What follows belongs to an exercise in optimizing a design on an open flow for small area; a production flow would make more cautious choices.
The RTL was checked by simulation tests, not by an equivalence proof against the original design.
Not every run is shown, and edits may drop behaviour that the tests do not exercise.

## config.mk

```make
export PLATFORM = sky130hd
export DESIGN_NAME = hamming_window
export DESIGN_NICKNAME = hamming_window
export VERILOG_FILES = /design/flow/design.v
export SDC_FILE = /design/flow/constraint.sdc
export NUM_CORES = 4
export LEC_CHECK = 0
export CAP_MARGIN = 20
export CORE_MARGIN = 2
export CORE_UTILIZATION = 25
export PLACE_DENSITY = 0.5
export SLEW_MARGIN = 20
export SYNTH_MEMORY_MAX_BITS = 32768
```

## constraint.sdc

```tcl
create_clock -name core_clock -period 10.0 [get_ports {clk}]
set_input_delay 2.0000 -clock core_clock [delete_from_list [all_inputs] [get_ports {clk}]]
set_output_delay 2.0000 -clock core_clock [all_outputs]
set_load 0.01 [all_outputs]
```

## design.v

```verilog
module hamming_window #(
    parameter DATA_WIDTH = 16,
    parameter WINDOW_SIZE = 1024
)(
    input wire clk,
    input wire rst_n,
    input wire [DATA_WIDTH-1:0] data_in,
    input wire data_valid,
    output wire [DATA_WIDTH-1:0] data_out,
    output wire data_out_valid
);
reg [DATA_WIDTH-1:0] window_coeff [0:WINDOW_SIZE-1];
reg [$clog2(WINDOW_SIZE)-1:0] window_index;
reg [DATA_WIDTH*2-1:0] multiplied_result;
reg result_valid;
initial begin
    $readmemh("hamming_coeff.hex", window_coeff);
end
always @(posedge clk or negedge rst_n) begin
    if (!rst_n) begin
        window_index <= 0;
        multiplied_result <= 0;
        result_valid <= 0;
    end else if (data_valid) begin
        multiplied_result <= data_in * window_coeff[window_index];
        result_valid <= 1;
        if (window_index == WINDOW_SIZE - 1) begin
            window_index <= 0;
        end else begin
            window_index <= window_index + 1;
        end
    end else begin
        result_valid <= 0;
    end
end
assign data_out = multiplied_result[DATA_WIDTH*2-1:DATA_WIDTH];
assign data_out_valid = result_valid;
endmodule
```

## hamming_coeff.hex

```
0a3d
0a3d
0a3e
0a3f
0a41
0a44
0a47
0a4b
0a4f
0a54
0a59
0a5f
0a66
0a6d
0a75
0a7d
0a86
0a8f
0a99
0aa3
0aae
0aba
0ac6
0ad3
0ae0
0aee
0afd
0b0c
0b1b
0b2b
0b3c
0b4d
0b5f
0b71
0b84
0b98
0bac
0bc0
0bd6
0beb
0c01
0c18
0c30
0c47
0c60
0c79
0c92
0cad
0cc7
0ce2
0cfe
0d1a
0d37
0d54
0d72
0d91
0db0
0dcf
0def
0e10
0e31
0e52
0e75
0e97
0eba
0ede
0f02
0f27
0f4c
0f72
0f99
0fbf
0fe7
100f
1037
1060
1089
10b3
10de
1109
1134
1160
118c
11b9
11e7
1215
1243
1272
12a1
12d1
1302
1332
1364
1396
13c8
13fb
142e
1462
1496
14ca
1500
1535
156b
15a2
15d9
1610
1648
1680
16b9
16f2
172c
1766
17a1
17dc
1817
1853
188f
18cc
1909
1947
1985
19c3
1a02
1a41
1a81
1ac1
1b02
1b42
1b84
1bc5
1c08
1c4a
1c8d
1cd0
1d14
1d58
1d9c
1de1
1e27
1e6c
1eb2
1ef8
1f3f
1f86
1fce
2015
205e
20a6
20ef
2138
2182
21cc
2216
2260
22ab
22f7
2342
238e
23da
2427
2474
24c1
250e
255c
25aa
25f9
2647
2696
26e6
2735
2785
27d5
2826
2877
28c8
2919
296a
29bc
2a0e
2a61
2ab3
2b06
2b59
2bad
2c00
2c54
2ca8
2cfd
2d51
2da6
2dfb
2e50
2ea6
2efb
2f51
2fa7
2ffe
3054
30ab
3102
3159
31b0
3208
325f
32b7
330f
3367
33c0
3418
3471
34ca
3523
357c
35d5
362f
3688
36e2
373c
3796
37f0
384b
38a5
3900
395a
39b5
3a10
3a6b
3ac6
3b21
3b7c
3bd8
3c33
3c8f
3cea
3d46
3da2
3dfe
3e5a
3eb6
3f12
3f6e
3fca
4026
4083
40df
413b
4198
41f4
4250
42ad
4309
4366
43c3
441f
447c
44d8
4535
4591
45ee
464b
46a7
4704
4760
47bd
4819
4876
48d2
492e
498b
49e7
4a43
4a9f
4afc
4b58
4bb4
4c10
4c6b
4cc7
4d23
4d7f
4dda
4e36
4e91
4eed
4f48
4fa3
4ffe
5059
50b4
510e
5169
51c4
521e
5278
52d2
532c
5386
53e0
5439
5493
54ec
5545
559e
55f7
564f
56a8
5700
5758
57b0
5808
585f
58b7
590e
5965
59bc
5a13
5a69
5abf
5b15
5b6b
5bc0
5c16
5c6b
5cc0
5d15
5d69
5dbd
5e11
5e65
5eb8
5f0c
5f5f
5fb1
6004
6056
60a8
60fa
614b
619c
61ed
623e
628e
62de
632e
637d
63cc
641b
646a
64b8
6506
6554
65a1
65ee
663b
6687
66d3
671f
676a
67b5
6800
684b
6895
68de
6928
6971
69ba
6a02
6a4a
6a91
6ad9
6b20
6b66
6bac
6bf2
6c37
6c7c
6cc1
6d05
6d49
6d8d
6dd0
6e13
6e55
6e97
6ed8
6f19
6f5a
6f9a
6fda
701a
7059
7097
70d6
7113
7151
718e
71ca
7206
7242
727d
72b8
72f2
732c
7366
739f
73d7
740f
7447
747e
74b5
74eb
7521
7556
758b
75c0
75f4
7627
765a
768d
76bf
76f0
7721
7752
7782
77b2
77e1
7810
783e
786b
7899
78c5
78f1
791d
7948
7973
799d
79c7
79f0
7a19
7a41
7a68
7a8f
7ab6
7adc
7b02
7b27
7b4b
7b6f
7b93
7bb6
7bd8
7bfa
7c1b
7c3c
7c5c
7c7c
7c9b
7cba
7cd8
7cf6
7d13
7d2f
7d4b
7d67
7d82
7d9c
7db6
7dcf
7de8
7e00
7e18
7e2f
7e45
7e5b
7e70
7e85
7e9a
7ead
7ec1
7ed3
7ee5
7ef7
7f08
7f18
7f28
7f37
7f46
7f54
7f62
7f6f
7f7b
7f87
7f93
7f9d
7fa8
7fb1
7fba
7fc3
7fcb
7fd2
7fd9
7fdf
7fe5
7fea
7fef
7ff2
7ff6
7ff9
7ffb
7ffd
7ffe
7ffe
7ffe
7ffe
7ffd
7ffb
7ff9
7ff6
7ff2
7fef
7fea
7fe5
7fdf
7fd9
7fd2
7fcb
7fc3
7fba
7fb1
7fa8
7f9d
7f93
7f87
7f7b
7f6f
7f62
7f54
7f46
7f37
7f28
7f18
7f08
7ef7
7ee5
7ed3
7ec1
7ead
7e9a
7e85
7e70
7e5b
7e45
7e2f
7e18
7e00
7de8
7dcf
7db6
7d9c
7d82
7d67
7d4b
7d2f
7d13
7cf6
7cd8
7cba
7c9b
7c7c
7c5c
7c3c
7c1b
7bfa
7bd8
7bb6
7b93
7b6f
7b4b
7b27
7b02
7adc
7ab6
7a8f
7a68
7a41
7a19
79f0
79c7
799d
7973
7948
791d
78f1
78c5
7899
786b
783e
7810
77e1
77b2
7782
7752
7721
76f0
76bf
768d
765a
7627
75f4
75c0
758b
7556
7521
74eb
74b5
747e
7447
740f
73d7
739f
7366
732c
72f2
72b8
727d
7242
7206
71ca
718e
7151
7114
70d6
7097
7059
701a
6fda
6f9a
6f5a
6f19
6ed8
6e97
6e55
6e13
6dd0
6d8d
6d49
6d05
6cc1
6c7d
6c37
6bf2
6bac
6b66
6b20
6ad9
6a92
6a4a
6a02
69ba
6971
6928
68df
6895
684b
6800
67b6
676a
671f
66d3
6687
663b
65ee
65a1
6554
6506
64b8
646a
641b
63cd
637d
632e
62de
628e
623e
61ed
619c
614b
60fa
60a8
6056
6004
5fb1
5f5f
5f0c
5eb8
5e65
5e11
5dbd
5d69
5d15
5cc0
5c6b
5c16
5bc1
5b6b
5b15
5abf
5a69
5a13
59bc
5965
590e
58b7
5860
5808
57b0
5758
5700
56a8
564f
55f7
559e
5545
54ec
5493
5439
53e0
5386
532c
52d2
5278
521e
51c4
5169
510f
50b4
5059
4ffe
4fa3
4f48
4eed
4e91
4e36
4dda
4d7f
4d23
4cc7
4c6c
4c10
4bb4
4b58
4afc
4a9f
4a43
49e7
498b
492e
48d2
4876
4819
47bd
4760
4704
46a7
464b
45ee
4591
4535
44d8
447c
441f
43c3
4366
430a
42ad
4251
41f4
4198
413b
40df
4083
4026
3fca
3f6e
3f12
3eb6
3e5a
3dfe
3da2
3d46
3cea
3c8f
3c33
3bd8
3b7c
3b21
3ac6
3a6b
3a10
39b5
395a
3900
38a5
384b
37f0
3796
373c
36e2
3689
362f
35d5
357c
3523
34ca
3471
3418
33c0
3367
330f
32b7
325f
3208
31b0
3159
3102
30ab
3054
2ffe
2fa7
2f51
2efb
2ea6
2e50
2dfb
2da6
2d51
2cfd
2ca8
2c54
2c00
2bad
2b59
2b06
2ab3
2a61
2a0e
29bc
296a
2919
28c8
2877
2826
27d5
2785
2735
26e6
2696
2647
25f9
25aa
255c
250e
24c1
2474
2427
23da
238e
2342
22f7
22ab
2260
2216
21cc
2182
2138
20ef
20a6
205e
2015
1fce
1f86
1f3f
1ef8
1eb2
1e6c
1e27
1de1
1d9d
1d58
1d14
1cd0
1c8d
1c4a
1c08
1bc6
1b84
1b43
1b02
1ac1
1a81
1a41
1a02
19c3
1985
1947
1909
18cc
188f
1853
1817
17dc
17a1
1766
172c
16f2
16b9
1680
1648
1610
15d9
15a2
156b
1535
1500
14cb
1496
1462
142e
13fb
13c8
1396
1364
1333
1302
12d1
12a1
1272
1243
1215
11e7
11b9
118c
1160
1134
1109
10de
10b3
1089
1060
1037
100f
0fe7
0fbf
0f99
0f72
0f4c
0f27
0f02
0ede
0eba
0e97
0e75
0e52
0e31
0e10
0def
0dcf
0db0
0d91
0d72
0d54
0d37
0d1a
0cfe
0ce2
0cc7
0cad
0c92
0c79
0c60
0c47
0c30
0c18
0c01
0beb
0bd6
0bc0
0bac
0b98
0b84
0b71
0b5f
0b4d
0b3c
0b2b
0b1b
0b0c
0afd
0aee
0ae0
0ad3
0ac6
0aba
0aae
0aa3
0a99
0a8f
0a86
0a7d
0a75
0a6d
0a66
0a5f
0a59
0a54
0a4f
0a4b
0a47
0a44
0a41
0a3f
0a3e
0a3d
0a3d
```

## run.sh

```bash
#!/bin/bash
# synth_recipe.tcl (not shown) runs the flow's synth.tcl, then flattens the netlist and writes it again
# the make line also repeats each setting of config.mk as NAME=value (left out here)
make -C /OpenROAD-flow-scripts/flow DESIGN_CONFIG=/design/flow/config.mk WORK_HOME=/design/flow/orfs CLKGATE_MAP_FILE= SYNTH_SCRIPT=/design/flow/synth_recipe.tcl finish
```

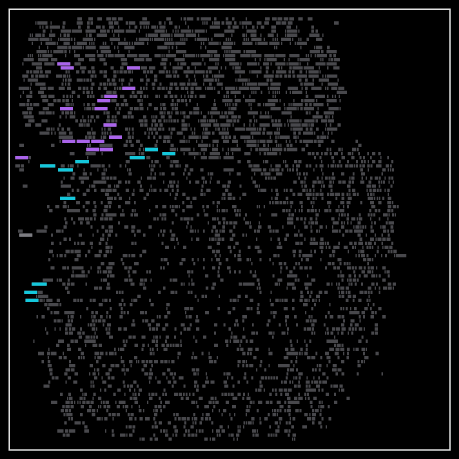
run_1/ff_map.png
Scale: 1.5 px per um. Other sequential cells in the stronger grey, the rest of the logic in the fainter grey.
| colour | netlist name | flops |
|---|---|---|
| purple | `multiplied_result` | 16 |
| cyan | `window_index` | 10 |
not coloured: 1

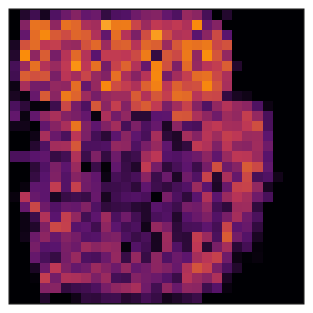
run_1/util_map.png
Scale: 1 px per um. The die is cut into 29 by 29 equal tiles; black is low, pale yellow is high, 0 to 100% covered.
nearly empty tiles: 22%
mean over tiles: 27%
emptiest ninth of the die: bottom right
fullest tile: 80%
densest ninth of the die: top middle

==> flow_summary.yaml, run 1 <==
timing:
  relSlewSlack: 0.146
  grt_setup_unrepaired: "false"
  whs_ns: 0.526
  setup_viol: 0
logic_synthesis:
  yosysMostFrequentCell: "nand2_1"
  synth.net_count: 3410
  synth.distinct_cells: 92
  async_reset_ff_frac: 1.00
  ys_seq_elements: 27
  synth_top_area_frac: 0.173
  synth_top_flop_cell: "dfrtp_1"
drt:
  drt_iter0_drc: 5078
  drc: 0
  wire_per_inst_um: 38.2
cts:
  cts_sinks: 27
  cts_tree: "done"
  cts_made_buffers: 3
grt:
  grt_max_degree: 109
  antenna_found_initial: 13
  overflow: 0
cells_and_area:
  drive_above_1_share: 0.134
  fill_cells: 9113
floorplan:
  coreArea_um2: 82400
  die_h_um: 293
  die_w_um: 293
  io_pins: 36
critical_path:
  reg2reg_from: "window_index[0]$_DFFE_PN0P_"
  crit_cells: 33
  crit_required_ns: 10.15
  rrSetupSlack_ns: 0.24
  crit_path_top_delay_cell: "and2_1"
min_path:
  whs_endpoint: "multiplied_result[19]$_DFFE_PN0P_"
outcome:
  status: "finished clean"
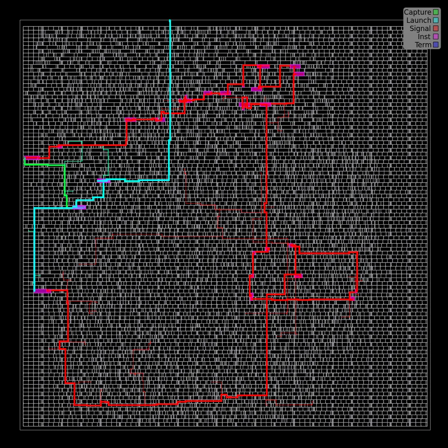
run_1/critical_path.png
PnR worst setup slack: 0.240 ns
TNS Setup: 0 ns

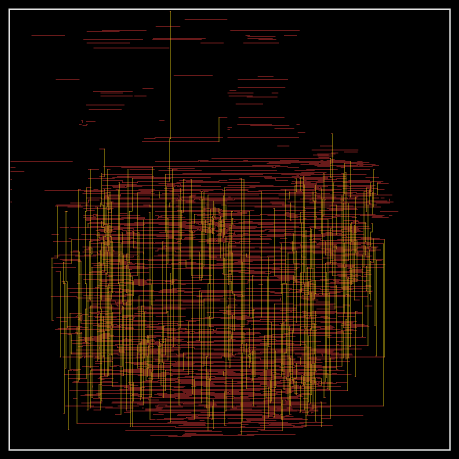
run_1/layers.png
Scale: 1.5 px per um. Only two layers are drawn.
| colour | layer | wire length |
|---|---|---|
| red | M3 | 23.3 mm |
| yellow | M4 | 12400 um |

-- run 1: cell families (layout without fill, tap and decap cells) --
family / count (synthesis) / after routing / synth area share
fa+ha+maj: 323 / 323 / 0.258
other cells: 0 / 8 / 0
xor+xnor: 15 / 15 / 0.00630
buf+inv: 579 / 652 / 0.113
mux: 20 / 20 / 0.0144
flops: 27 / 27 / 0.0324
compound gates: 1011 / 1011 / 0.325
simple gates: 1093 / 1093 / 0.251
-- run 1: worst max-delay path by stage --
stage                                            from  slack [ns]                                 to
after CTS                 window_index[0]$_DFFE_PN0P_        0.22  multiplied_result[17]$_DFFE_PN0P_
after global routing      window_index[0]$_DFFE_PN0P_        0.05  multiplied_result[17]$_DFFE_PN0P_
after detailed placement  window_index[0]$_DFFE_PN0P_        0.34  multiplied_result[17]$_DFFE_PN0P_
after global placement    window_index[0]$_DFFE_PN0P_        0.24  multiplied_result[17]$_DFFE_PN0P_
final                     window_index[0]$_DFFE_PN0P_        0.24  multiplied_result[17]$_DFFE_PN0P_
after floorplan           window_index[1]$_DFFE_PN0P_        0.67  multiplied_result[31]$_DFFE_PN0P_
-- run 1: flip-flops by register name, indices dropped and copies added, names as in the netlist --
| register | count |
|---|---|
| window_index | 10 |
| result_valid | 1 |
| multiplied_result | 16 |
-- run 1: layer usage --
layer | part of all wire | vias to the layer above | GRT usage
met4 | 0.077 | 14 | 0.222
met2 | 0.37 | 2450 | 0.479
met5 | 0.00093 | - | 0
met1 | 0.41 | 13500 | 0.489
met3 | 0.14 | 712 | 0.150
li1 | - | 11100 | -
-- run 1: placed cells by master (no fill, tap or decap), types with 25 or more instances in the layout --
cell	instances
o211ai_1	61
a221oi_1	25
nor3_1	87
nand2b_1	45
inv_1	264
a21oi_1	233
o21ai_0	207
clkdlybuf4s50_1	35
nand3_1	103
o311ai_0	34
buf_4	325
a211oi_1	52
fa_1	180
ha_1	141
a31oi_1	60
o22ai_1	31
a311oi_1	32
nor2b_1	28
nor2_1	233
o221ai_1	27
nand2_1	344
and2_1	144
a21o_1	36
-- run 1: layout make-up --
class | instances | area, um^2 | area share
multi-input cells | 2462 | 17900 | 0.739
clock inverters | 1 | 7.51 | 0.000310
inverters | 268 | 1010 | 0.0416
clock buffers | 3 | 75.1 | 0.00310
flip-flops and latches | 27 | 696 | 0.0287
diodes | 8 | 20.0 | 0.000826
well taps | 1070 | 1340 | 0.0553
repair buffers | 380 | 3190 | 0.132
## Run 2: large edit since run 1, in outline
design.v: 38 -> 1287 lines; modules unchanged: 0
  hamming_window: edited, 38 -> 1279 lines
  mul_fa: new, 4 lines
  mul_ha_n: new, 4 lines
==> module mul_ha_n as of run 2 <==
module mul_ha_n(input wire a, input wire b, output wire s, output wire co);
assign s = ~(a ^ b);
assign co = a | b;
endmodule
==> module mul_fa as of run 2 <==
module mul_fa(input wire a, input wire b, input wire c, output wire s, output wire co);
assign s = a ^ b ^ c;
assign co = (a & b) | (a & c) | (b & c);
endmodule
--- a/config.mk
+++ b/config.mk
@@ -6,8 +6,11 @@
 export NUM_CORES = 4
 export LEC_CHECK = 0
+export ABC_AREA = 1
 export CAP_MARGIN = 20
 export CORE_MARGIN = 2
-export CORE_UTILIZATION = 25
-export PLACE_DENSITY = 0.5
+export CORE_UTILIZATION = 60
+export PLACE_DENSITY = 0.7
 export SLEW_MARGIN = 20
+export SYNTH_HIERARCHICAL = 1
 export SYNTH_MEMORY_MAX_BITS = 32768
+export SYNTH_MINIMUM_KEEP_SIZE = 0
removed: hamming_coeff.hex
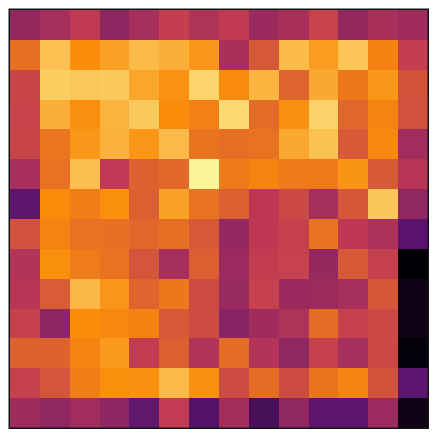
run_2/util_map.png
Scale: 3 px per um. The die is cut into 14 by 14 equal tiles; black is low, pale yellow is high, 0 to 100% covered.
emptiest ninth of the die: bottom right
tiles over 75% full: 24%
nearly empty tiles: 1.0%
fullest tile: 98%
mean over tiles: 60%

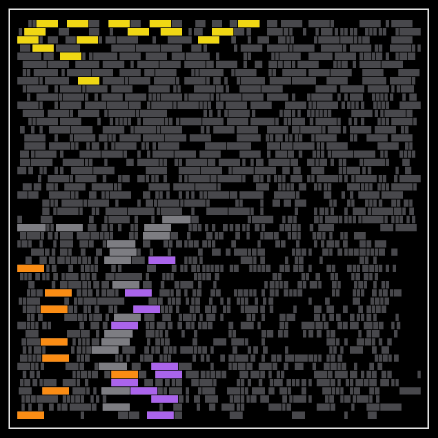
run_2/ff_map.png
Scale: 3 px per um. Other sequential cells in the stronger grey, the rest of the logic in the fainter grey.
| colour | netlist name | flops |
|---|---|---|
| purple | `window_index` | 10 |
| yellow | `result_hi` | 15 |
| orange | `slope` | 8 |
not coloured: 16

==> run 2 against run 1 <==
  * Now fails the layout checks on negative setup slack
  * Hold slack improved by 0.0033 ns
  * Global-route usage fell by 0.95 points
  * First-iteration DRC count fell by 76%
  * Sequential share of layout area rose by 7.0 points
  * Clock skew rose by 0.0040 ns
  * Flip-flop and latch count rose by 22
  * Clock-buffer cell count rose by 2
  * Synthesized area fell by 47%
  * Non-clock buffer count fell by 298
  * Cell area fell by 51%
  * Largest cell class unchanged
  * Highest routed layer is now met4
==> flow_summary.yaml, run 2 <==
timing:
  relSlewSlack: 0.394
  whs_ns: 0.529
  setup_viol: 1
  finalWorstSetupSlack_ns: -0.134
grt:
  overflow: 0
  busiest_layer: "met2"
  use_met1: 0.484
  grt_max_degree: 36
  antenna_found_initial: 0
  grtUsageMet2: 0.579
floorplan:
  io_pins: 36
  coreArea_um2: 18000
  die_w_um: 139
  taps: 229
logic_synthesis:
  yosysMostFrequentCell: "nand2_1"
  synth.net_count: 1711
  synth_fa_ha_area_frac: 0.433
  synth_top_family_by_area: "adder cells"
  muxShareOfSynthArea: 0
  synth.distinct_cells: 52
  async_reset_ff_frac: 0.694
  synth-compound-area-share: 0.0983
  yosys.area_share.simple: 0.253
  synth_top_area_frac: 0.360
  synthXorXnorAreaFrac: 0.0128
cells_and_area:
  top_regs: "coeff (15), result_hi (15), window_index (10)"
  ff_latch_area_um2: 1160
  clk_share: 0.0130
  fill_cells: 1595
  multi_input_area_um2: 8820
  n_all_inverters: 178
  final_cell_mix: "nand2_1 (466), fa_1 (173), inv_1 (166)"
  drive_above_1_share: 0.0942
  seq_cell_count: 49
  layout_commonest_cell: "nand2_1"
  nNonClkBuffers: 82
  nClkBuffers: 5
  buf_share: 0.0597
  multi_input_area_share: 0.747
  seq_area_frac: 0.0983
cts:
  cts_sinks: 49
  cts_tree: "done"
  cts_made_buffers: 5
drt:
  drt_iter0_drc: 1231
  wire_per_inst_um: 20.3
  drc: 0
outcome:
  status: "complete, but fails checks"
  violations: "negative setup slack"
critical_path:
  crit_end: "result_hi[13]$_DFF_P_"
  critical_path.startpoint: "data_in[13]"
  rrSetupSlack_ns: 0.78
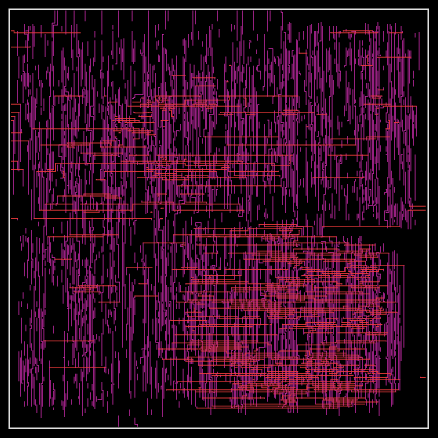
run_2/layers.png
Scale: 3 px per um. Only two layers are drawn.
| colour | layer | wire length |
|---|---|---|
| magenta | M2 | 15600 um |
| red | M3 | 4210 um |

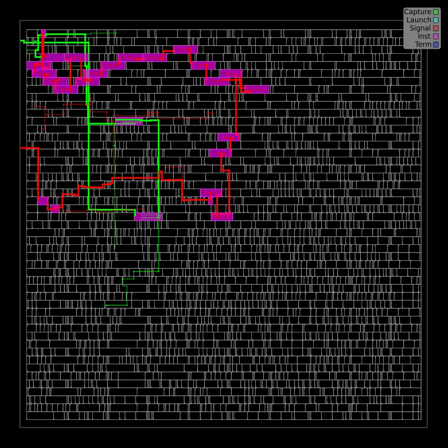
run_2/critical_path.png
Tmin final: 10.13 ns
Non-Filler Instances: 1672
TNS Setup: -0.134 ns
Layout Utilization: 0.657
PnR worst setup slack: -0.134 ns

[run 2: changes by cell type after synthesis, sizes merged, moves of 114 or more]
| cell | change |
|---|---|
| a21oi | -177 |
| nor2 | -169 |
| o21ai | -152 |
| and2 | -144 |
| nand2 | +134 |
| buf | -119 |
| clkbuf | -114 |
[run 2: metal layers]
metal / routed length, um / up-vias / part of all wire
met5: 0 / - / 0
met4: 1190 / 0 / 0.035
met3: 4210 / 132 / 0.12
met2: 15600 / 731 / 0.46
met1: 13000 / 4913 / 0.38
li1: - / 4518 / -
[run 2: critical path, stage by stage]
cell	delay, ns
clkdlybuf4s50_1	0.51
buf_4	0.25
nand2_1	0.10
fa_1	0.51
fa_1	0.45
fa_1	0.51
fa_1	0.44
fa_1	0.49
fa_2	0.38
fa_2	0.34
fa_2	0.34
fa_2	0.34
fa_2	0.34
fa_2	0.34
fa_2	0.34
fa_2	0.34
fa_2	0.34
fa_2	0.35
fa_2	0.34
fa_2	0.34
fa_2	0.34
fa_2	0.54
inv_2	0.03
[run 2: worst min-delay path by stage]
stage,cells past startpoint,start,slack (ns),to
2_1_floorplan,2,slope[0]$_DFFE_PN0P_,0.47,slope[0]$_DFFE_PN0P_
3_3_place_gp,2,slope[5]$_DFFE_PN0P_,0.51,slope[5]$_DFFE_PN0P_
3_5_place_dp,2,slope[4]$_DFFE_PN0P_,0.52,slope[4]$_DFFE_PN0P_
4_1_cts,2,slope[4]$_DFFE_PN0P_,0.54,slope[4]$_DFFE_PN0P_
5_1_grt,1,window_index[9]$_DFFE_PN0P_,0.57,window_index[9]$_DFFE_PN0P_
6_report,2,slope[3]$_DFFE_PN0P_,0.53,slope[3]$_DFFE_PN0P_
[run 2: repair_timing]
action	CTS	global route
setup buffers	1	1
gates resized for setup	35	27
hold buffers	0	0
pin swaps	10	3
setup endpoints to repair	3	3
gates cloned	0	0
[run 2: per-module statistics from Yosys (local to each module, per instance)]
| module | cell area, um^2 | cells | flops+latches | copies in the design |
|---|---|---|---|---|
| mul_ha_n | 27.5 | 5 | 0 | 14 |
| mul_fa | 20.0 | 1 | 0 | 195 |
| hamming_window | 6680 | 1166 | 49 | 1 |
[run 2: cell families (layout without fill, tap and decap cells)]
logic type                 count (synthesis)  count (layout)
xor gates and xnor gates                  16              16
and+or+nand+nor                          667             667
AOI/OAI and AO/OA                        181             181
DFF                                       49              49
buffers and inverters                    256             268
other                                      1               1
adders and majority gates                261             261

what the ideal ports hide:
The results above use ideal ports. As a check the final layouts listed here were re-extracted and re-timed, cells and wires unchanged. Step 1, drivers: a clkbuf_16 drives clk and a buf_2 each remaining input, both assumed. Step 2 adds t to the input delays and takes it off the output delays; t is the mean of the earliest and latest rising clock arrival at the registers after step 1. Input paths then give back, and output paths get back, about the clock's delay inside the block. Three values: ideal, step 1, step 2; two values: the first two.
| run | t, ns | slack for setup (ns) | slew at the worst register clock pin (ns) |
|---|---|---|---|
| run 1 | 0.331 | 0.240 / 0.240 / 0.240 | 0.08 / 0.08 |
| run 2 | 0.334 | -0.134 / -0.132 / -0.466 | 0.08 / 0.08 |
For run 2, which loses most, drivers alone change the setup slack by +0.002 ns; drivers and shift together by -0.332 ns.
